From an optimization exercise on the open Yosys and OpenROAD flow, aimed at small area, a short achievable clock period and few clock cycles per item; shortcuts taken in it are not production practice. Only simulation tests tie the RTL to the original design; equivalence was not proved. Not every run is shown, and edits may drop behaviour that the tests do not exercise.

## flow/design.v in outline (module list and top-level ports)
// module seed_rom: 2619 lines
// module mul24: 2605 lines
// module alu_fpu: 97 lines
// module lzc32t: 28 lines
// module lzc: 10 lines
// module fp_mul_post: 80 lines
// module fp_add: 87 lines
// module int_misc: 140 lines
module alu_fpu (
  input  logic        i_clk,
  input  logic        i_rst_n,
  input  logic [31:0] i_operand_a,
  input  logic [31:0] i_operand_b,
  input  logic [31:0] i_rs1_f,
  input  logic [31:0] i_rs2_f,
  input  logic [31:0] i_rs3_f,
  input  logic [31:0] instr_ex,
  input  logic [4:0]  i_alu_op,
  output logic        o_done,
  output logic [31:0] o_alu_fpu_data
);
  // ...
==> flow/flow/run.sh <==
#!/bin/bash
# Layout flow: the standard ORFS flow (standard.sh, unchanged synthesis) with three
# layout options changed:
#  - repair_timing aims for 15 ns of setup slack instead of the default, so it also
#    shortens paths that already meet the clock;
#  - the resizer may swap a cell for one of another footprint (MATCH_CELL_FOOTPRINT=0);
#  - ports are buffered with sky130_fd_sc_hd__buf_2 (every port still gets a buffer).
# Each ORFS step keeps its own log under orfs/logs/; make's output goes to flow_make.log.
set -euo pipefail
bash standard.sh SETUP_SLACK_MARGIN=15 MATCH_CELL_FOOTPRINT=0 \
  "BUFFER_PORTS_ARGS=-buffer_cell sky130_fd_sc_hd__buf_2" finish > flow_make.log 2>&1
==> flow/standard.sh <==
#!/bin/bash
# synth_recipe.tcl (not shown) runs the flow's synth.tcl, then flattens the netlist and writes it again
# the make line also repeats each setting of config.mk as NAME=value (left out here)
make -C /OpenROAD-flow-scripts/flow DESIGN_CONFIG=/design/flow/config.mk WORK_HOME=/design/flow/orfs CLKGATE_MAP_FILE= SYNTH_SCRIPT=/design/flow/synth_recipe.tcl "${@:-finish}"
==> flow/config.mk <==
export PLATFORM = sky130hd
export DESIGN_NAME = alu_fpu
export DESIGN_NICKNAME = alu_fpu
export VERILOG_FILES = /design/flow/design.v
export SDC_FILE = /design/flow/constraint.sdc
export NUM_CORES = 8
export LEC_CHECK = 0
export ABC_AREA = 1
export CAP_MARGIN = 20
export CORE_MARGIN = 2
export CORE_UTILIZATION = 40
export SLEW_MARGIN = 20
export SYNTH_MEMORY_MAX_BITS = 16384
==> flow/constraint.sdc <==
create_clock -name core_clock -period 60.0 [get_ports {i_clk}]
set_input_delay 12.0000 -clock core_clock [delete_from_list [all_inputs] [get_ports {i_clk}]]
set_output_delay 12.0000 -clock core_clock [all_outputs]
set_load 0.01 [all_outputs]
**Run 1: routing view**

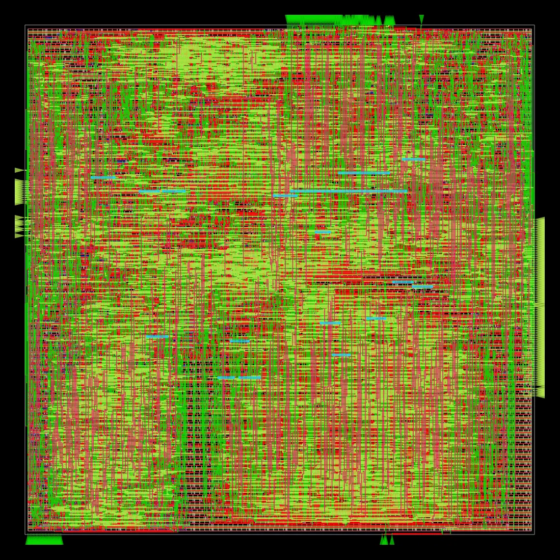
Avg WL per Cell: 32.64 µm
Total GRT Usage: 50.61%

**Run 1: wiring by layer**

Scale: 1 px per µm.
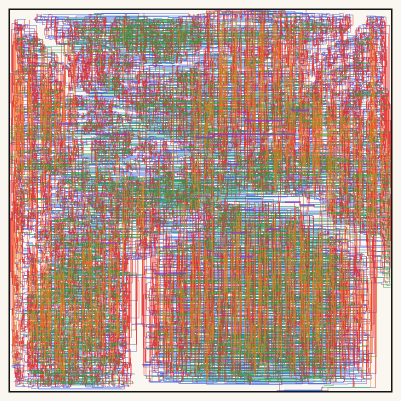
legend:
  orange:
    layer: metal 4
    wire_length: 33.1 mm
  blue:
    layer: metal 1
    wire_length: 143 mm
  green:
    layer: metal 3
    wire_length: 64.0 mm
  red:
    layer: metal 2
    wire_length: 148 mm
  purple:
    layer: metal 5
    wire_length: 330 µm

**Run 1: cell classes on the final placement**

Scale: 2 px per µm.
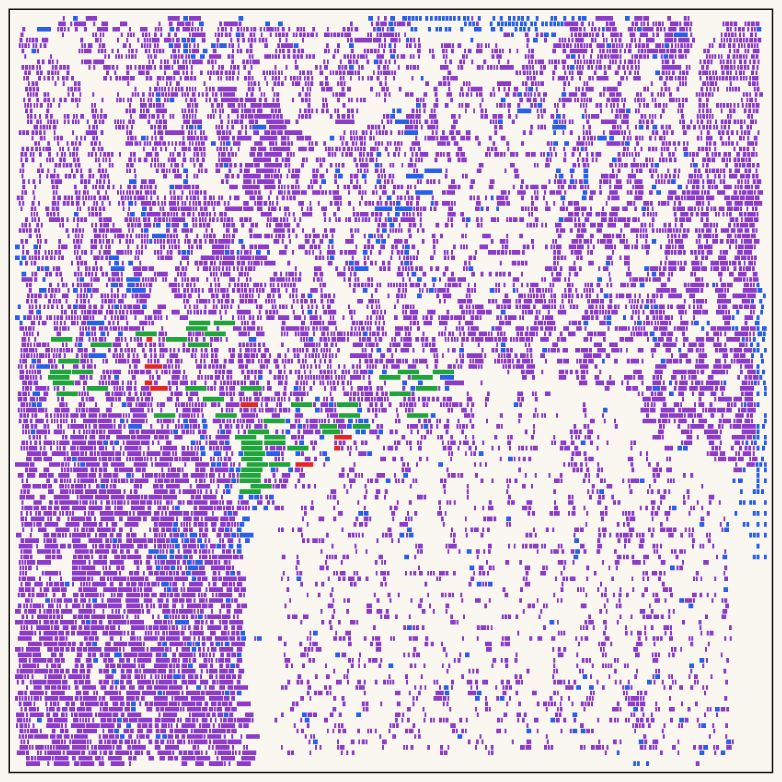
legend:
  blue:
    class: remaining buffers and delay cells
    cells: 640
    share_of_their_area: 7.7%
  red:
    class: clock drivers and dummy loads
    cells: 8
    share_of_their_area: 0.25%
  green:
    class: sequential cells
    cells: 51
    share_of_their_area: 2.4%
  purple:
    class: combinational and other logic
    cells: 9284
    share_of_their_area: 90%

==> impl_metrics.env, run 1 <==
export IMPL_syn_inst=9836
export IMPL_antenna_found_initial=41
export IMPL_ys_seq_area_share_pct=2.669
export IMPL_grt_max_degree=80
export IMPL_slew_headroom_pct=5.935
export IMPL_dp_cells=11630
export IMPL_syn_to_final_growth_pct=13.24
export IMPL_critPathLaunchType="input port"
export IMPL_fmax_mhz=22.37
export IMPL_vias_per_cell=6.656
export IMPL_area_share_sequential_pct=2.357
export IMPL_r2r_slack_ns=43.33
export IMPL_busiest_layer="met2"
export IMPL_finalSetupViolCount=0
export IMPL_rsz0062_at_grt="false"
export IMPL_synth_top_cell_area_share_pct=14.68
export IMPL_synthXorXnorAreaFrac_pct=6.764
export IMPL_dieArea_um2=145100
export IMPL_synth_warnings=6
export IMPL_synth_seq_cells=51
export IMPL_cts_setup_buffers=79
export IMPL_gr_usage_met2_pct=68.95
export IMPL_most_common_layout_cells="2167 x nand2_1, 1337 x inv_1, 858 x nand3_1, 782 x nor2_1, 697 x o21ai_0"
export IMPL_grt_use_met1_pct=63.52
export IMPL_fillers=15180
export IMPL_holdCritPathClass="reg2reg"
export IMPL_final_nets=10890
export IMPL_path_max_fanout=29
export IMPL_end_kind="primary output"
export IMPL_synth_edf_count=48
export IMPL_synth_simple_area_share_pct=34.49
export IMPL_design_seq_count=51
export IMPL_critical_path_max_stage_delay_ns=0.54
export IMPL_gp_congestion=1.210
export IMPL_crit_slowest_cell="fa_1"
export IMPL_period_share_pct=74.51
export IMPL_path_clk_slew_ns=0.08
export IMPL_wl_met2_um=147800
export IMPL_die_h_um=380.9
export IMPL_highest_layer="met5"
export IMPL_clock_skew_ns=0.01155
export IMPL_max_cap_viol_count=0
export IMPL_post_route_util_pct=45.56
export IMPL_std_cell_rows=138
export IMPL_final_max_slew_viol_count=0
export IMPL_synth_nets=10750
export IMPL_multi_input_area_share_pct=77.34
export IMPL_fin_cells=11900
export IMPL_antenna_cells=28
export IMPL_die_w_um=380.9
export IMPL_grt_pass1_wl_um=533200
export IMPL_path_class="in2out"
export IMPL_grtUsageMet3_pct=23.34
export IMPL_worst_path_dominant_cell_family="simple AND/OR/NAND/NOR gates"
export IMPL_yosysTopAreaCell="nand2_1"
export IMPL_met1_length_um=143300
export IMPL_synth_async_reset_ratio_pct=5.882
export IMPL_clk_latency_ns=0.32
export IMPL_synth_commonest_cells="2223 x nand2_1, 1376 x inv_1, 886 x nand3_1"
export IMPL_clock_buffers=5
export IMPL_synth_flop_cell="edfxtp_1"
export IMPL_nonClockBufferCount=640
export IMPL_yosysMostFrequentCell="nand2_1"
export IMPL_multiInputGateArea_um2=49770
export IMPL_place_area_um2=59800
export IMPL_cts_root_buf="clkbuf_16"
export IMPL_grt_ovfl_total=0
export IMPL_grt_pass1_vias=71860
export IMPL_dr_wl_met3_um=63950
export IMPL_largest_register_ff_count=24
export IMPL_status="timing/DRC/antenna clean"
export IMPL_finalWirelength_um=388400
export IMPL_synthMuxAreaShare_pct=0.1585
export IMPL_num_multi_input_gates=7817
export IMPL_r2r_worst_path_cells=68
export IMPL_drt_pass1_iterations=20
export IMPL_numCtsBuffers=5
export IMPL_n_tap_cell=1890
export IMPL_path_common_cell="nand2_1"
export IMPL_nonClockInverterCount=1467
export IMPL_final_seq_area_um2=1516
export IMPL_core_area_um2=141200
export IMPL_hold_viol_final=0
export IMPL_crit_required_ns=48.00
export IMPL_io_pins=232
export IMPL_synth_fa_ha_area_share_pct=19.64
export IMPL_largest_cell_class="multi-input combinational cells"
export IMPL_synth_top_family_by_area="simple AND/OR/NAND/NOR gates"
export IMPL_whs_ns=0.7091
export IMPL_synth_area_leaders="nand2_1 15%, fa_1 10%, ha_1 9.1%"
export IMPL_fin_ws_ns=15.30
export IMPL_synth_cell_type_count=85
export IMPL_ctsHoldBuffers=0
export IMPL_tightest_slew_ns=1.406
export IMPL_synth_area_um2=56830
export IMPL_buf_share_pct=7.431
export IMPL_synth_compound_area_share_pct=22.69
export IMPL_fin_crit_ns=44.70
Testbench counts for the RTL of run 1, summed over its fixed seeds: cycles 30,685, ops 24,000.
**Run 1: zoomed window**

Region (266, 266) to (306, 306) µm. Cells in gray, sequential cells in the stronger gray; small squares are vias.
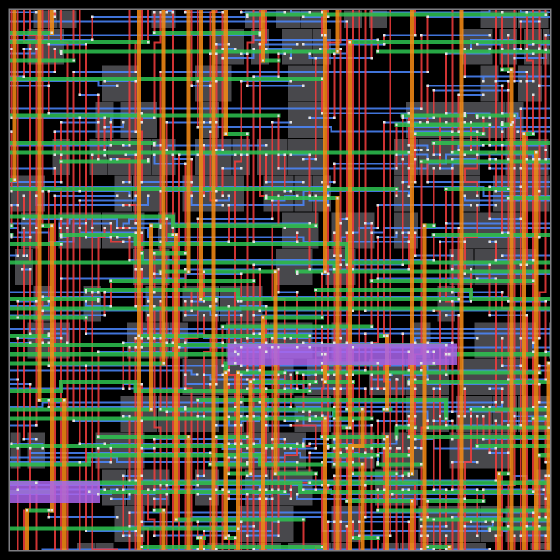

==> run 2: changes to the inputs <==
--- a/flow/design.v
+++ b/flow/design.v
@@ -5245,16 +5245,18 @@
   assign negate = (instr_ex[6:3] == 4'b1001);    
   logic [2:0]  cnt;
   logic [8:0]  A;
+  logic        div_zero;
   logic [23:0] R;
   logic [14:0] Tl;
   logic [23:0] T;
   logic        div_step, div_last;
   assign div_step = (cnt != 3'd0) & (cnt != 3'd7);
   assign div_last = (cnt == 3'd7);
-  assign o_done   = div_last;
+  assign div_zero = (cnt == 3'd0) & (i_rs1_f[30:0] == 31'd0) & (i_rs2_f[30:24] != 7'h7F);
+  assign o_done   = div_last | (is_div & div_zero);
   always_ff @(posedge i_clk or negedge i_rst_n) begin
     if (!i_rst_n) cnt <= 3'd0;
-    else          cnt <= (is_div & ~div_last) ? cnt + 3'd1 : 3'd0;
+    else          cnt <= (is_div & ~div_last & ~div_zero) ? cnt + 3'd1 : 3'd0;
   end
   logic [23:0] C;
   seed_rom u_rom (
**Run 2: zoomed window**

Region (265, 265) to (305, 305) µm. Cells in gray, sequential cells in the stronger gray; small squares are vias.
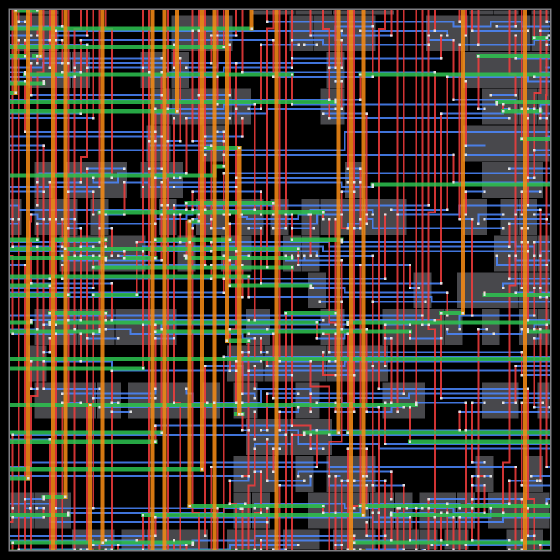
legend:
  red:
    layer: metal 2
  green:
    layer: metal 3
  blue:
    layer: metal 1
  orange:
    layer: metal 4
sequential cells in the window: 0
most frequent: ha_1 (15), nand2_1 (14)
cells with their middle in the window: 103

**Run 2: wiring by layer**

Scale: 1 px per µm.
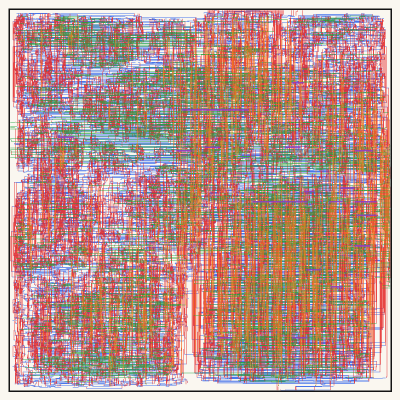
legend:
  purple:
    layer: metal 5
    wire_length: 338 µm
  blue:
    layer: metal 1
    wire_length: 141 mm
  orange:
    layer: metal 4
    wire_length: 30.5 mm
  red:
    layer: metal 2
    wire_length: 146 mm
  green:
    layer: metal 3
    wire_length: 54.9 mm

==> impl_metrics.env, run 2 <==
export IMPL_grt_pass1_wl_um=517700
export IMPL_synth_cell_type_count=86
export IMPL_arrival_ns=32.54
export IMPL_rsz0062_at_grt="false"
export IMPL_critPathLaunchType="input port"
export IMPL_synth_fa_ha_area_share_pct=19.69
export IMPL_cts_root_buf="clkbuf_16"
export IMPL_synth_compound_area_share_pct=22.60
export IMPL_crit_required_ns=48.00
export IMPL_syn_to_final_growth_pct=13.33
export IMPL_yosysMostFrequentCell="nand2_1"
export IMPL_drt_pass1_iterations=7
export IMPL_io_pins=232
export IMPL_fmax_mhz=22.45
export IMPL_grt_max_degree=71
export IMPL_synthMuxAreaShare_pct=0.3356
export IMPL_hold_viol_final=0
export IMPL_post_route_util_pct=45.53
export IMPL_grt_pass1_vias=70060
export IMPL_status="timing/DRC/antenna clean"
export IMPL_synth_commonest_cells="2196 x nand2_1, 1349 x inv_1, 913 x nand3_1"
export IMPL_std_cell_rows=138
export IMPL_area_share_sequential_pct=2.361
export IMPL_tightest_slew_ns=1.290
export IMPL_r2r_slack_ns=42.50
export IMPL_highest_layer="met5"
export IMPL_fin_crit_ns=44.54
export IMPL_buf_share_pct=7.063
export IMPL_finalWirelength_um=372800
export IMPL_path_class="in2out"
export IMPL_design_seq_count=51
export IMPL_critical_path_max_stage_delay_ns=0.56
export IMPL_die_h_um=380.4
export IMPL_synth_top_family_by_area="simple AND/OR/NAND/NOR gates"
export IMPL_gr_usage_met2_pct=68.13
export IMPL_slew_headroom_pct=13.69
export IMPL_r2r_worst_path_cells=63
export IMPL_nonClockBufferCount=621
export IMPL_period_share_pct=74.23
export IMPL_ctsHoldBuffers=0
export IMPL_finalInstanceArea_um2=64230
export IMPL_synth_area_leaders="nand2_1 15%, fa_1 10%, ha_1 9.2%"
export IMPL_path_common_cell="inv_1"
export IMPL_synth_area_um2=56670
export IMPL_busiest_layer="met2"
export IMPL_wl_met2_um=145600
export IMPL_synth_edf_count=48
export IMPL_synth_simple_area_share_pct=34.70
export IMPL_antenna_found_initial=66
export IMPL_ys_seq_area_share_pct=2.676
export IMPL_synth_async_reset_ratio_pct=5.882
export IMPL_dr_wl_met3_um=54880
export IMPL_clock_skew_ns=0.007997
export IMPL_die_w_um=380.4
export IMPL_syn_inst=9780
export IMPL_finalSetupViolCount=0
export IMPL_n_tap_cell=1890
export IMPL_final_nets=10830
export IMPL_crit_slowest_cell="fa_1"
export IMPL_end_kind="primary output"
export IMPL_path_clk_slew_ns=0.07
export IMPL_cts_setup_buffers=79
export IMPL_whs_ns=0.7067
export IMPL_grt_use_met1_pct=61.62
export IMPL_gp_congestion=1.184
export IMPL_multi_input_area_share_pct=77.77
export IMPL_synth_seq_cells=51
export IMPL_clock_buffers=5
export IMPL_holdCritPathClass="reg2reg"
export IMPL_largest_cell_class="multi-input combinational cells"
export IMPL_worst_path_dominant_cell_family="simple AND/OR/NAND/NOR gates"
export IMPL_dp_cells=11580
export IMPL_yosysTopAreaCell="nand2_1"
export IMPL_wire_per_inst_um=31.44
export IMPL_synth_warnings=6
export IMPL_grt_use_total_pct=48.82
export IMPL_vias_per_cell=6.548
export IMPL_synth_top_cell_area_share_pct=14.54
export IMPL_synth_nets=10690
export IMPL_dieArea_um2=144700
export IMPL_max_cap_viol_count=0
export IMPL_place_area_um2=59780
export IMPL_path_max_fanout=23
export IMPL_final_max_slew_viol_count=0
export IMPL_numCtsBuffers=5
export IMPL_grt_ovfl_total=0
export IMPL_largest_register_ff_count=24
export IMPL_antenna_cells=50
export IMPL_grtUsageMet3_pct=20.17
export IMPL_final_seq_area_um2=1516
export IMPL_fin_ws_ns=15.46
export IMPL_core_area_um2=141100
export IMPL_nonClockInverterCount=1441
export IMPL_clk_latency_ns=0.32
export IMPL_most_common_layout_cells="2125 x nand2_1, 1297 x inv_1, 861 x nand3_1, 761 x nor2_1, 699 x o21ai_0"
export IMPL_num_multi_input_gates=7797
export IMPL_start_util_pct=40.18
Testbench counts for the RTL of run 2, summed over its fixed seeds: cycles 30,405, ops 24,000.
**Run 2: cell classes on the final placement**

Scale: 2 px per µm.
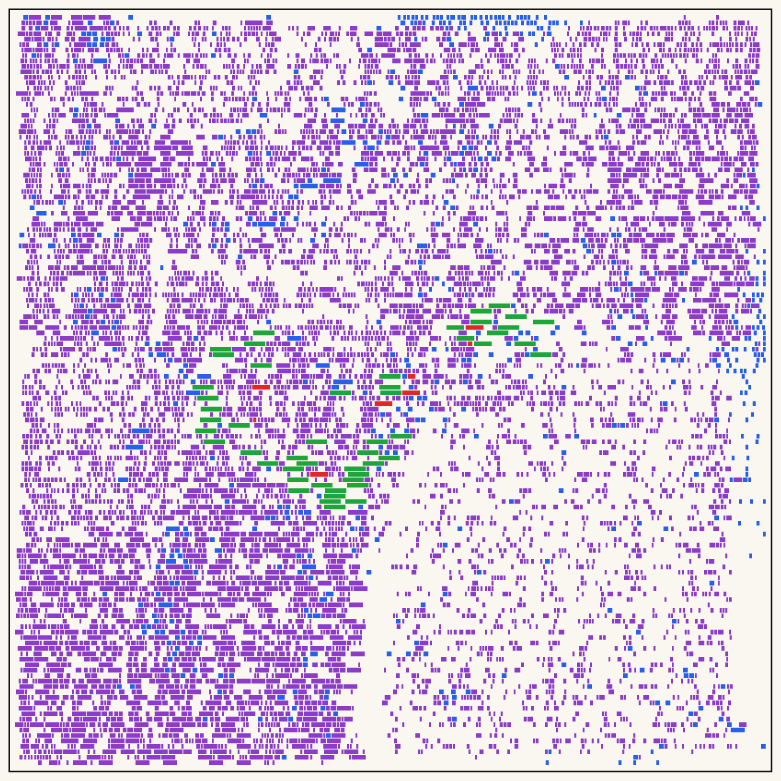
legend:
  blue:
    class: remaining buffers and delay cells
    cells: 621
    share_of_their_area: 7.3%
  green:
    class: sequential cells
    cells: 51
    share_of_their_area: 2.5%
  purple:
    class: combinational and other logic
    cells: 9238
    share_of_their_area: 90%
  red:
    class: clock drivers and dummy loads
    cells: 8
    share_of_their_area: 0.24%

**Run 2: met3 routing**

Scale: 2 px per µm.
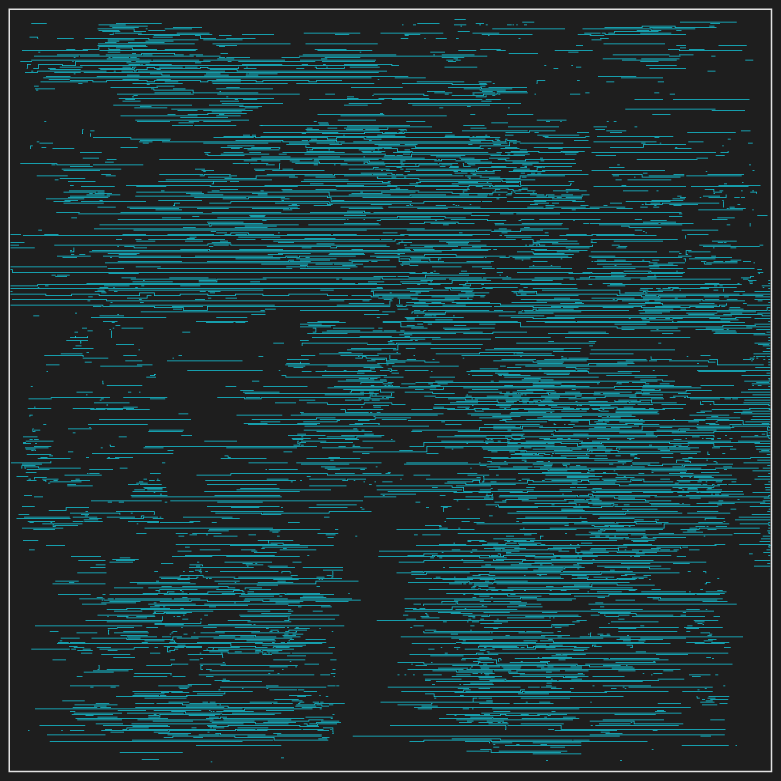

## Run 3: large edit since run 2, in outline
flow/design.v: 5668 -> 11038 lines; modules unchanged: 6
  fp_mul_post: edited, 80 -> 2008 lines
  int_misc: edited, 140 -> 3582 lines
**Run 3: met3 routing**

Scale: 2 px per µm.
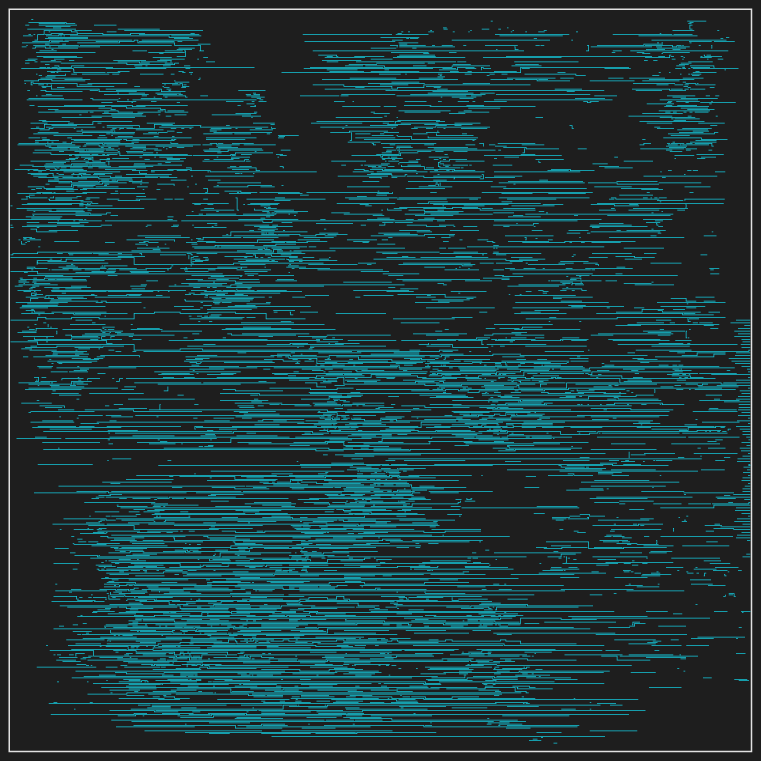
main direction: horizontal
longest straight run: 224 µm
share of all routed wire: 16%
wire length on this layer: 59.8 mm
nets with wire on the layer: 1907

**Run 3: routing view**

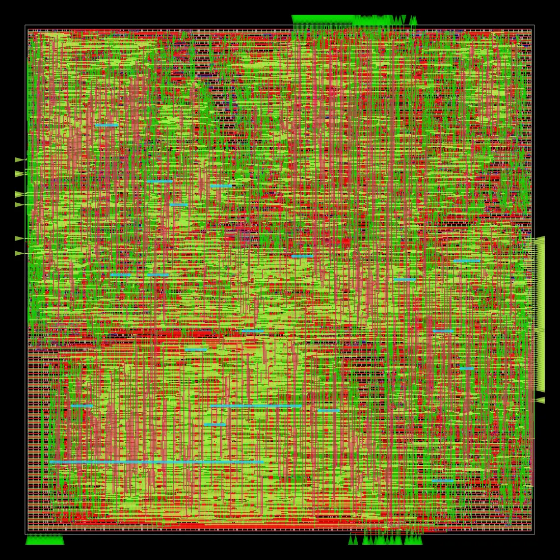
top sig layer: met5
met3 wire len: 59800 µm
Total GRT Usage: 50.58%

==> impl_metrics.env, run 3 <==
export IMPL_critPathLaunchType="input port"
export IMPL_grt_pass1_vias=67620
export IMPL_io_pins=232
export IMPL_worst_path_dominant_cell_family="simple AND/OR/NAND/NOR gates"
export IMPL_synth_top_family_by_area="simple AND/OR/NAND/NOR gates"
export IMPL_clock_skew_ns=0.01635
export IMPL_busiest_layer="met2"
export IMPL_dr_first_iter_drc_count=13480
export IMPL_numCtsBuffers=5
export IMPL_path_max_fanout=24
export IMPL_ctsHoldBuffers=0
export IMPL_end_kind="primary output"
export IMPL_final_nets=10230
export IMPL_clock_buffers=5
export IMPL_dp_cells=10810
export IMPL_vias_per_cell=6.720
export IMPL_grtUsageMet3_pct=22.45
export IMPL_antenna_cells=31
export IMPL_ys_seq_area_share_pct=2.825
export IMPL_grt_pass1_wl_um=500900
export IMPL_r2r_worst_path_cells=65
export IMPL_core_area_um2=133300
export IMPL_syn_inst=9116
export IMPL_synth_edf_count=48
export IMPL_start_util_pct=40.27
export IMPL_rsz0062_at_grt="true"
export IMPL_grt_max_degree=81
export IMPL_die_w_um=370.3
export IMPL_finalWirelength_um=367700
export IMPL_synth_seq_cells=51
export IMPL_hpwl_um=278700
export IMPL_critical_path_max_stage_delay_ns=0.52
export IMPL_synth_top_cell_area_share_pct=13.16
export IMPL_max_cap_viol_count=0
export IMPL_synthXorXnorAreaFrac_pct=6.813
export IMPL_worst_path_buf_inv=27
export IMPL_fin_cells=11190
export IMPL_wl_met2_um=139300
export IMPL_num_multi_input_gates=7235
export IMPL_nonClockBufferCount=728
export IMPL_most_common_layout_cells="1777 x nand2_1, 1224 x inv_1, 752 x nor2_1, 704 x o21ai_0, 671 x nand3_1"
export IMPL_std_cell_rows=134
export IMPL_fmax_mhz=22.14
export IMPL_grt_use_met1_pct=64.35
export IMPL_drt_pass1_iterations=9
export IMPL_path_clk_slew_ns=0.08
export IMPL_synth_async_reset_ratio_pct=5.882
export IMPL_tightest_slew_ns=1.323
export IMPL_antenna_found_initial=39
export IMPL_arrival_ns=33.17
export IMPL_grt_ovfl_total=0
export IMPL_clk_latency_ns=0.32
export IMPL_gp_congestion=1.184
export IMPL_largest_register_ff_count=24
export IMPL_nonClockInverterCount=1364
export IMPL_status="timing/DRC/antenna clean"
export IMPL_fin_ws_ns=14.83
export IMPL_buf_share_pct=9.402
export IMPL_finalSetupViolCount=0
export IMPL_synth_compound_area_share_pct=24.33
export IMPL_finalSetupTns_ns=0
export IMPL_syn_to_final_growth_pct=16.49
export IMPL_yosysMostFrequentCell="nand2_1"
export IMPL_final_max_slew_viol_count=0
export IMPL_wire_per_inst_um=32.87
export IMPL_path_class="in2out"
export IMPL_slew_headroom_pct=11.48
export IMPL_die_h_um=370.3
export IMPL_crit_slowest_cell="fa_1"
export IMPL_area_share_sequential_pct=2.425
export IMPL_synth_fa_ha_area_share_pct=19.01
export IMPL_post_route_util_pct=46.91
export IMPL_synthMuxAreaShare_pct=0.2238
export IMPL_r2r_slack_ns=43.05
export IMPL_yosysTopAreaCell="nand2_1"
export IMPL_synth_commonest_cells="1882 x nand2_1, 1287 x inv_1, 812 x nor2_1"
export IMPL_layout_commonest_cell="nand2_1"
export IMPL_cts_tree="built"
export IMPL_cts_root_buf="clkbuf_16"
export IMPL_synth_area_um2=53680
export IMPL_path_common_cell="nand2_2"
export IMPL_drive_above_1_share_pct=16.49
export IMPL_route_detailed_drc=0
export IMPL_n_tap_cell=1768
export IMPL_place_ws_ns=9.055
export IMPL_synth_simple_area_share_pct=32.70
export IMPL_place_area_um2=56230
export IMPL_crit_required_ns=48.00
export IMPL_met1_length_um=137100
export IMPL_hold_viol_final=0
export IMPL_synth_flop_cell="edfxtp_1"
export IMPL_design_seq_count=51
export IMPL_fin_crit_ns=45.17
export IMPL_cts_setup_buffers=183
export IMPL_largest_cell_class="multi-input combinational cells"
export IMPL_final_seq_area_um2=1516
export IMPL_synth_area_leaders="nand2_1 13%, fa_1 11%, inv_1 9.0%"
export IMPL_synth_nets=9957
export IMPL_hold_depth=2
export IMPL_htree_levels=2
export IMPL_synth_warnings=2
export IMPL_period_share_pct=75.29
export IMPL_gr_usage_met2_pct=68.98
export IMPL_synth_cell_type_count=97
export IMPL_multi_input_area_share_pct=75.63
export IMPL_dieArea_um2=137100
export IMPL_finalInstanceArea_um2=62530
export IMPL_holdCritPathClass="reg2reg"
export IMPL_whs_ns=0.7350
export IMPL_multiInputGateArea_um2=47290
Testbench counts for the RTL of run 3, summed over its fixed seeds: cycles 30,405, ops 24,000.
**Run 3: cell classes on the final placement**

Scale: 2 px per µm.
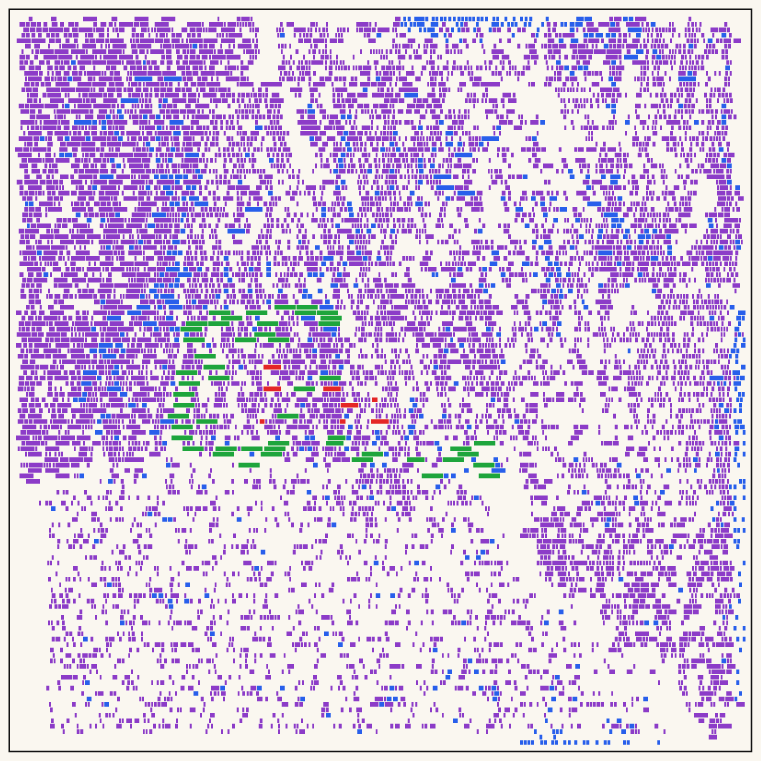
legend:
  red:
    class: clock drivers and dummy loads
    cells: 8
    share_of_their_area: 0.25%
  blue:
    class: remaining buffers and delay cells
    cells: 728
    share_of_their_area: 9.8%
  purple:
    class: combinational and other logic
    cells: 8599
    share_of_their_area: 87%
  green:
    class: sequential cells
    cells: 51
    share_of_their_area: 2.5%

**Run 3: zoomed window**

Region (258, 258) to (298, 298) µm. Cells in gray, sequential cells in the stronger gray; small squares are vias.
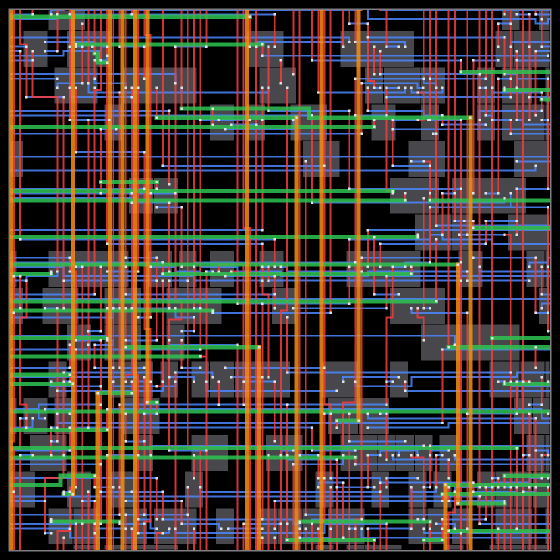

## Run 4: large edit since run 3, in outline
flow/design.v: 11038 -> 11039 lines; modules unchanged: 5
  fp_mul_post: edited, 2008 -> 2005 lines
  alu_fpu: edited, 99 -> 98 lines
  fp_add: edited, 87 -> 92 lines
==> module alu_fpu as of run 4 <==
module alu_fpu (
  input  logic        i_clk,
  input  logic        i_rst_n,
  input  logic [31:0] i_operand_a,
  input  logic [31:0] i_operand_b,
  input  logic [31:0] i_rs1_f,
  input  logic [31:0] i_rs2_f,
  input  logic [31:0] i_rs3_f,
  input  logic [31:0] instr_ex,
  input  logic [4:0]  i_alu_op,
  output logic        o_done,
  output logic [31:0] o_alu_fpu_data
);
  localparam logic [4:0] OP_FADD = 5'b01010, OP_FSUB = 5'b01011, OP_FMUL = 5'b01100,
                         OP_FDIV = 5'b01101, OP_FMADD = 5'b11110, OP_FMSUB = 5'b11111;
  logic [4:0] op;
  assign op = i_alu_op;
  logic is_div, is_fma, negate;
  assign is_div = (op == OP_FDIV);
  assign is_fma = (op == OP_FMADD) | (op == OP_FMSUB);
  assign negate = (instr_ex[6:3] == 4'b1001);    
  logic [2:0]  cnt;
  logic [8:0]  A;
  logic        div_zero;
  logic [23:0] R;
  logic [14:0] Tl;
  logic [23:0] T;
  logic        div_step, div_last;
  assign div_step = (cnt != 3'd0) & (cnt != 3'd7);
  assign div_last = (cnt == 3'd7);
  assign div_zero = (cnt == 3'd0) & (i_rs1_f[30:0] == 31'd0) & (i_rs2_f[30:24] != 7'h7F);
  assign o_done   = div_last | (is_div & div_zero);
  always_ff @(posedge i_clk or negedge i_rst_n) begin
    if (!i_rst_n) cnt <= 3'd0;
    else          cnt <= (is_div & ~div_last & ~div_zero) ? cnt + 3'd1 : 3'd0;
  end
  logic [23:0] C;
  seed_rom u_rom (
    .x0(A[8]), .x1(A[7]), .x2(A[6]), .x3(A[5]), .x4(A[4]), .x5(A[3]), .x6(A[2]), .x7(A[1]), .x8(A[0]),
    .z00(C[23]), .z01(C[22]), .z02(C[21]), .z03(C[20]), .z04(C[19]), .z05(C[18]), .z06(C[17]), .z07(C[16]),
    .z08(C[15]), .z09(C[14]), .z10(C[13]), .z11(C[12]), .z12(C[11]), .z13(C[10]), .z14(C[9]),  .z15(C[8]),
    .z16(C[7]),  .z17(C[6]),  .z18(C[5]),  .z19(C[4]),  .z20(C[3]),  .z21(C[2]),  .z22(C[1]),  .z23(C[0]));
  logic [23:0] modv, Xd;
  assign modv = {1'b1, i_rs2_f[22:14], ~i_rs2_f[13:5], 5'b00000};
  assign Xd   = {1'b1, i_rs2_f[22:0]};
  logic [7:0]  rexp;
  logic [22:0] rman;
  assign rexp = R[22] ? (8'd253 - i_rs2_f[30:23]) : (8'd254 - i_rs2_f[30:23]);
  assign rman = R[22] ? {R[21:0], 1'b0} : {R[20:0], 2'b00};
  assign T = {(cnt == 3'd3) ? 9'h0FF : 9'h100, Tl};
  logic [31:0] mx, my;
  assign mx = {i_rs1_f[31] ^ negate, i_rs1_f[30:0]};
  assign my = div_last ? {i_rs2_f[31], rexp, rman} : i_rs2_f;
  logic yhid;
  assign yhid = div_last ? (i_rs2_f[30:23] != (R[22] ? 8'd253 : 8'd254)) : (|i_rs2_f[30:23]);
  logic [23:0] ma, mb;
  logic [47:0] prod;
  always_comb begin
    if (div_step) begin
      ma = (cnt == 3'd1) ? C : (cnt[0] ? T : Xd);
      mb = (cnt == 3'd1) ? modv : R;
    end else begin
      ma = {|mx[30:23], mx[22:0]};
      mb = {yhid, my[22:0]};
    end
  end
  mul24 u_mul (.a(ma), .b(mb), .p(prod));
  logic [1:0]  d3;
  logic [25:0] r3;
  assign d3 = ~prod[24:23];
  assign r3 = {2'b00, R} * d3;
  always_ff @(posedge i_clk) begin
    if (cnt == 3'd0) A <= i_rs2_f[22:14];
    if (div_step) begin
      case (cnt)
        3'd1, 3'd3, 3'd5: R <= prod[46:23];
        3'd6:             R <= R + {22'b0, r3[24:23]};
        default:          Tl <= ~prod[37:23];
      endcase
    end
  end
  logic [31:0] mul_res;
  logic mzh;
  fp_mul_post u_mulp (.x(mx), .y(my), .prod(prod), .out(mul_res), .zh(mzh));
  logic [31:0] add_x, add_y, add_res;
  logic        add_sub;
  assign add_x   = is_fma ? mul_res : i_rs1_f;
  assign add_y   = is_fma ? i_rs3_f : i_rs2_f;
  assign add_sub = (op == OP_FSUB) | (op == OP_FMSUB);
  fp_add u_add (.x(add_x), .y(add_y), .sub(add_sub), .fma(is_fma), .mzh(mzh), .out(add_res));
  logic [31:0] misc_res;
  int_misc u_misc (.op(op), .a(i_operand_a), .b(i_operand_b), .f1(i_rs1_f), .f2(i_rs2_f), .out(misc_res));
  logic sel_add, sel_mul;
  assign sel_add = (op == OP_FADD) | (op == OP_FSUB) | is_fma;
  assign sel_mul = (op == OP_FMUL) | is_div;
  assign o_alu_fpu_data = ({32{sel_add}} & add_res) | ({32{sel_mul}} & mul_res) |
                          ({32{~sel_add & ~sel_mul}} & misc_res);
endmodule
==> module fp_add as of run 4 <==
module fp_add (
  input  logic [31:0] x,
  input  logic [31:0] y,
  input  logic        sub,
  input  logic        fma,     
  input  logic        mzh,
  output logic [31:0] out
);
  logic        xS, yS, xH, yH, xZ, yZ, xN, yN;
  logic [7:0]  xE, yE, xExp, yExp;
  logic [23:0] xMant, yMant;
  assign xS = x[31]; assign yS = y[31] ^ sub;
  assign xE = x[30:23]; assign yE = y[30:23];
  assign xH = fma ? mzh : |xE; assign yH = |yE;
  assign xExp = xH ? xE : 8'd1;
  assign yExp = yH ? yE : 8'd1;
  assign xMant = {xH, x[22:0]};
  assign yMant = {yH, y[22:0]};
  assign xZ = (x[30:0] == 31'd0);
  assign yZ = (y[30:0] == 31'd0);
  assign xN = (xE == 8'hFF) & (x[22:0] != 23'd0);
  assign yN = (yE == 8'hFF) & (y[22:0] != 23'd0);
  logic [8:0] dxy;
  logic       ygt, swap;
  assign dxy  = {1'b0, xExp} - {1'b0, yExp};
  assign ygt  = dxy[8];
  assign swap = ygt | ((dxy == 9'd0) & (yMant > xMant));
  logic [7:0]  d, bigExp;
  logic [4:0]  dc;
  logic [23:0] bigMant, smallMant;
  logic        sumSign, effsub;
  assign d = ygt ? (8'd0 - dxy[7:0]) : dxy[7:0];
  assign dc = (d > 8'd26) ? 5'd26 : d[4:0];
  assign bigExp = ygt ? yExp : xExp;
  assign bigMant = swap ? yMant : xMant;
  assign smallMant = swap ? xMant : yMant;
  assign sumSign = swap ? yS : xS;
  assign effsub = xS ^ yS;
  logic [49:0] W;
  logic [26:0] smallA, bigA;
  assign W = {smallMant, 2'b00, 24'd0} >> dc;
  assign smallA = {W[49:24], |W[23:0]};
  assign bigA = {bigMant, 3'b000};
  logic [27:0] sum;
  assign sum = {1'b0, bigA} + ({1'b0, smallA} ^ {28{effsub}}) + {27'd0, effsub};
  logic        ovf, sumz, lzv;
  logic [4:0]  lz, sa;
  logic [26:0] cap;
  assign ovf  = sum[27];
  assign sumz = effsub & (dxy == 9'd0) & (xMant == yMant);
  always_comb begin
    cap = '0;
    for (int k = 1; k <= 27; k++)
      if (bigExp == 8'(k)) cap[27-k] = 1'b1;
  end
  lzc32t u_lzc (.x({sum[26:0] | cap, 5'd0}), .n(lz), .v(lzv));
  assign sa = sumz ? 5'd0 : lz;
  logic [25:0] shl;
  logic [23:0] nm;
  logic        g, r, s, rf;
  logic [7:0]  te;
  assign shl = sum[26:1] << sa;
  assign nm = ovf ? sum[27:4] : shl[25:2];
  assign g  = ovf ? sum[3] : (sa != 5'd0) ? ((sa > 5'd1) ? 1'b0 : sum[1]) : sum[2];
  assign r  = ovf ? sum[2] : (sa != 5'd0) ? 1'b0 : sum[1];
  assign s  = ovf ? (sum[1] | sum[0]) : sum[0];
  assign rf = g & (nm[0] | r | s);
  assign te = ovf ? bigExp + 8'd1 : bigExp - {3'b000, sa};
  logic [23:0] zM;
  logic [7:0]  zE;
  logic        zS;
  always_comb begin
    zM = (te == 8'hFF) ? 24'd0 : nm + {23'd0, rf};
    if (rf & (nm == 24'hFFFFFF))
      zE = (te >= 8'd254) ? 8'hFF : te + 8'd1;
    else
      zE = (te == 8'd1 && !nm[23]) ? 8'd0 : te;
    zS = (te == 8'd1 && nm == 24'd0) ? 1'b0 : sumSign;
  end
  logic        spec;
  logic [31:0] sval;
  assign spec = (xE == 8'hFF) | (yE == 8'hFF) | xZ | yZ;
  always_comb begin
    if (xN | yN)             sval = 32'h7FC00000;
    else if (xE == 8'hFF)    sval = ((yE == 8'hFF) && (xS != yS)) ? 32'hFFC00000 : {xS, 8'hFF, 23'd0};
    else if (yE == 8'hFF)    sval = {yS, 8'hFF, 23'd0};
    else if (xZ & yZ)        sval = {xS & yS, 31'd0};
    else if (xZ)             sval = {yS, y[30:0]};
    else                     sval = {xS, x[30:0]};
  end
  assign out = spec ? sval : {zS, zE, zM[22:0]};
endmodule
**Run 4: zoomed window**

Region (258, 258) to (298, 298) µm. Cells in gray, sequential cells in the stronger gray; small squares are vias.
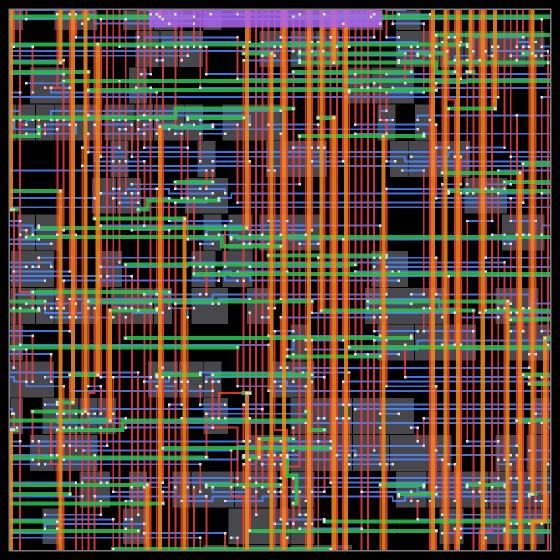
legend:
  red:
    layer: metal 2
  orange:
    layer: metal 4
  green:
    layer: metal 3
  blue:
    layer: metal 1
  purple:
    layer: metal 5
cells with their middle in the window: 102
most frequent: nor2_1 (16), ha_1 (16), a21oi_1 (12)
sequential cells in the window: 0

**Run 4: cell classes on the final placement**

Scale: 2 px per µm.
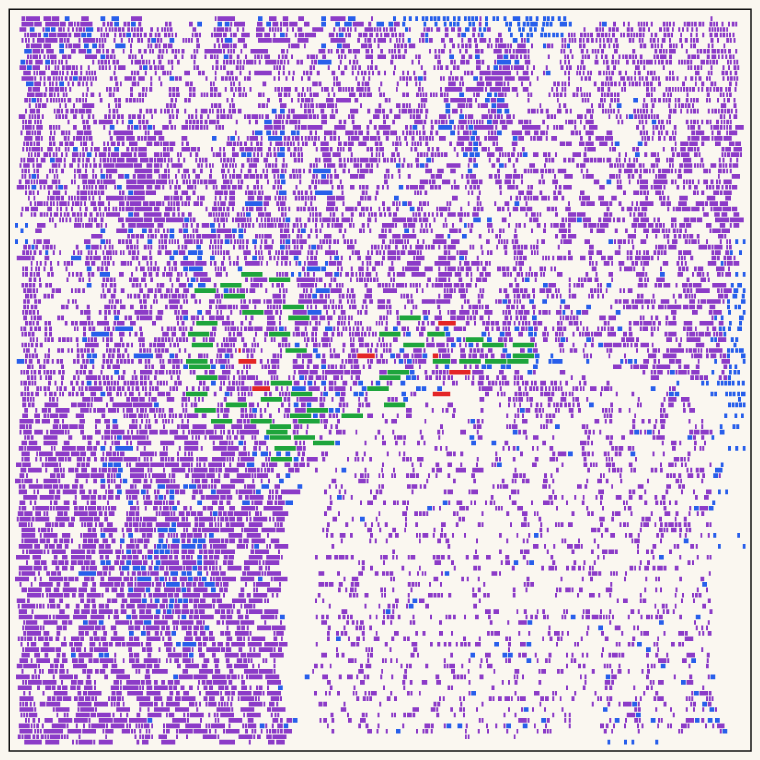
legend:
  purple:
    class: combinational and other logic
    cells: 8632
    share_of_their_area: 88%
  green:
    class: sequential cells
    cells: 51
    share_of_their_area: 2.5%
  blue:
    class: remaining buffers and delay cells
    cells: 698
    share_of_their_area: 8.8%
  red:
    class: clock drivers and dummy loads
    cells: 8
    share_of_their_area: 0.28%

==> impl_metrics.env, run 4 <==
export IMPL_synth_flop_cell="edfxtp_1"
export IMPL_rsz0062_at_grt="true"
export IMPL_finalSetupViolCount=0
export IMPL_drt_pass1_iterations=10
export IMPL_fmax_mhz=22.31
export IMPL_arrival_ns=32.83
export IMPL_fin_crit_ns=44.83
export IMPL_buf_share_pct=8.453
export IMPL_core_area_um2=133300
export IMPL_area_share_sequential_pct=2.432
export IMPL_whs_ns=0.7473
export IMPL_die_h_um=370.2
export IMPL_antenna_found_initial=65
export IMPL_grt_use_met1_pct=63.03
export IMPL_finalSetupTns_ns=0
export IMPL_r2r_slack_ns=43.43
export IMPL_grt_max_degree=89
export IMPL_holdCritPathClass="reg2reg"
export IMPL_critical_path_max_stage_delay_ns=0.57
export IMPL_grt_pass1_wl_um=486200
export IMPL_num_multi_input_gates=7283
export IMPL_synth_commonest_cells="1870 x nand2_1, 1271 x inv_1, 852 x nor2_1"
export IMPL_io_pins=232
export IMPL_finalInstanceArea_um2=62360
export IMPL_period_share_pct=74.71
export IMPL_antenna_cells=37
export IMPL_worst_path_dominant_cell_family="simple AND/OR/NAND/NOR gates"
export IMPL_gr_usage_met2_pct=67.81
export IMPL_path_clk_slew_ns=0.08
export IMPL_largest_cell_class="multi-input combinational cells"
export IMPL_die_w_um=370.2
export IMPL_max_cap_viol_count=0
export IMPL_cts_tree="built"
export IMPL_hold_viol_final=0
export IMPL_nonClockInverterCount=1349
export IMPL_busiest_layer="met2"
export IMPL_syn_to_final_growth_pct=16.28
export IMPL_dr_first_iter_drc_count=12270
export IMPL_clock_skew_ns=0.009914
export IMPL_tightest_slew_ns=1.297
export IMPL_synth_warnings=2
export IMPL_synth_seq_cells=51
export IMPL_synth_async_reset_ratio_pct=5.882
export IMPL_cts_setup_buffers=117
export IMPL_yosysMostFrequentCell="nand2_1"
export IMPL_synth_cell_type_count=94
export IMPL_synth_compound_area_share_pct=23.69
export IMPL_dp_cells=10830
export IMPL_synth_top_cell_area_share_pct=13.09
export IMPL_synth_area_um2=53630
export IMPL_cts_root_buf="clkbuf_16"
export IMPL_post_route_util_pct=46.79
export IMPL_nonClockBufferCount=698
export IMPL_clk_latency_ns=0.33
export IMPL_path_class="in2out"
export IMPL_final_nets=10230
export IMPL_gp_congestion=1.190
export IMPL_grt_pass1_vias=65990
export IMPL_place_area_um2=56260
export IMPL_synth_fa_ha_area_share_pct=19.09
export IMPL_clock_buffers=6
export IMPL_drive_above_1_share_pct=16.22
export IMPL_place_ws_ns=8.803
export IMPL_route_detailed_drc=0
export IMPL_multi_input_area_share_pct=76.55
export IMPL_htree_levels=2
export IMPL_fin_ws_ns=15.17
export IMPL_hpwl_um=271700
export IMPL_synth_area_leaders="nand2_1 13%, fa_1 11%, inv_1 8.9%"
export IMPL_crit_required_ns=48.00
export IMPL_start_util_pct=40.23
export IMPL_status="timing/DRC/antenna clean"
export IMPL_end_kind="primary output"
export IMPL_r2r_worst_path_cells=69
export IMPL_path_max_fanout=17
export IMPL_n_tap_cell=1768
export IMPL_hold_depth=2
export IMPL_numCtsBuffers=5
export IMPL_final_seq_area_um2=1516
export IMPL_synthMuxAreaShare_pct=0.2986
export IMPL_yosysTopAreaCell="nand2_1"
export IMPL_crit_slowest_cell="fa_1"
export IMPL_worst_path_buf_inv=23
export IMPL_ctsHoldBuffers=0
export IMPL_syn_inst=9135
export IMPL_grt_ovfl_total=0
export IMPL_synth_edf_count=48
export IMPL_final_max_slew_viol_count=0
export IMPL_ys_seq_area_share_pct=2.828
export IMPL_largest_register_ff_count=24
export IMPL_fin_cells=11190
export IMPL_highest_layer="met5"
export IMPL_synthXorXnorAreaFrac_pct=6.955
Testbench counts for the RTL of run 4, summed over its fixed seeds: cycles 30,405, ops 24,000.
**Run 4: routing view**

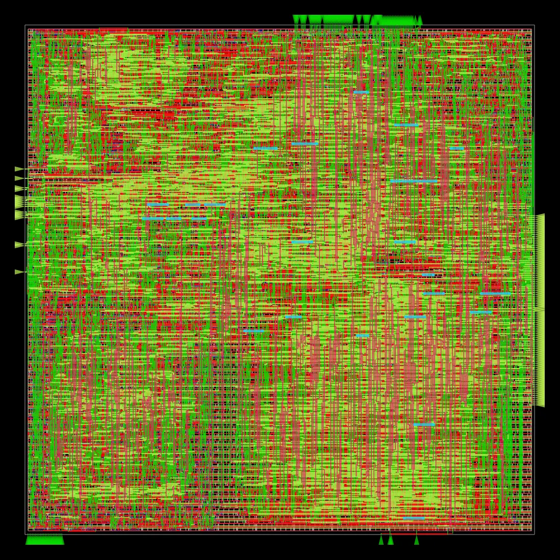
met2 routed WL: 138800 µm
Avg WL per Cell: 31.99 µm
met1 WL: 135300 µm

static timing again, ports no longer ideal:
The results above use ideal ports. As a check the final layouts listed here were re-extracted and re-timed, cells and wires unchanged. Step 1 assumes that a clkbuf_16 drives the clock port and a buf_2 every other input. Step 2 times the ports against the registers' clock, not the clock port: input delays grow and output delays shrink by t, the midpoint of the rising clock arrivals with the driver on. Slacks: ideal ports / drivers / drivers and shift; pairs: ideal ports / drivers.
run | shift t [ns] | setup slack, ns | latest minus earliest clock arrival (ns) | worst slew at a driven data input, ns
run 1 | 0.373 | 15.297 / 15.204 / 15.204 | 0.012 / 0.012 | 0.27
run 2 | 0.389 | 15.465 / 15.423 / 15.423 | 0.008 / 0.008 | 0.26
run 3 | 0.370 | 14.825 / 14.675 / 14.675 | 0.016 / 0.017 | 0.26
run 4 | 0.382 | 15.175 / 15.043 / 15.043 | 0.010 / 0.010 | 0.25
After both steps setup and hold are still met in every run listed. The setup slack of run 3, which loses most, moves by -0.150 ns with the drivers and by -0.150 ns with both steps.
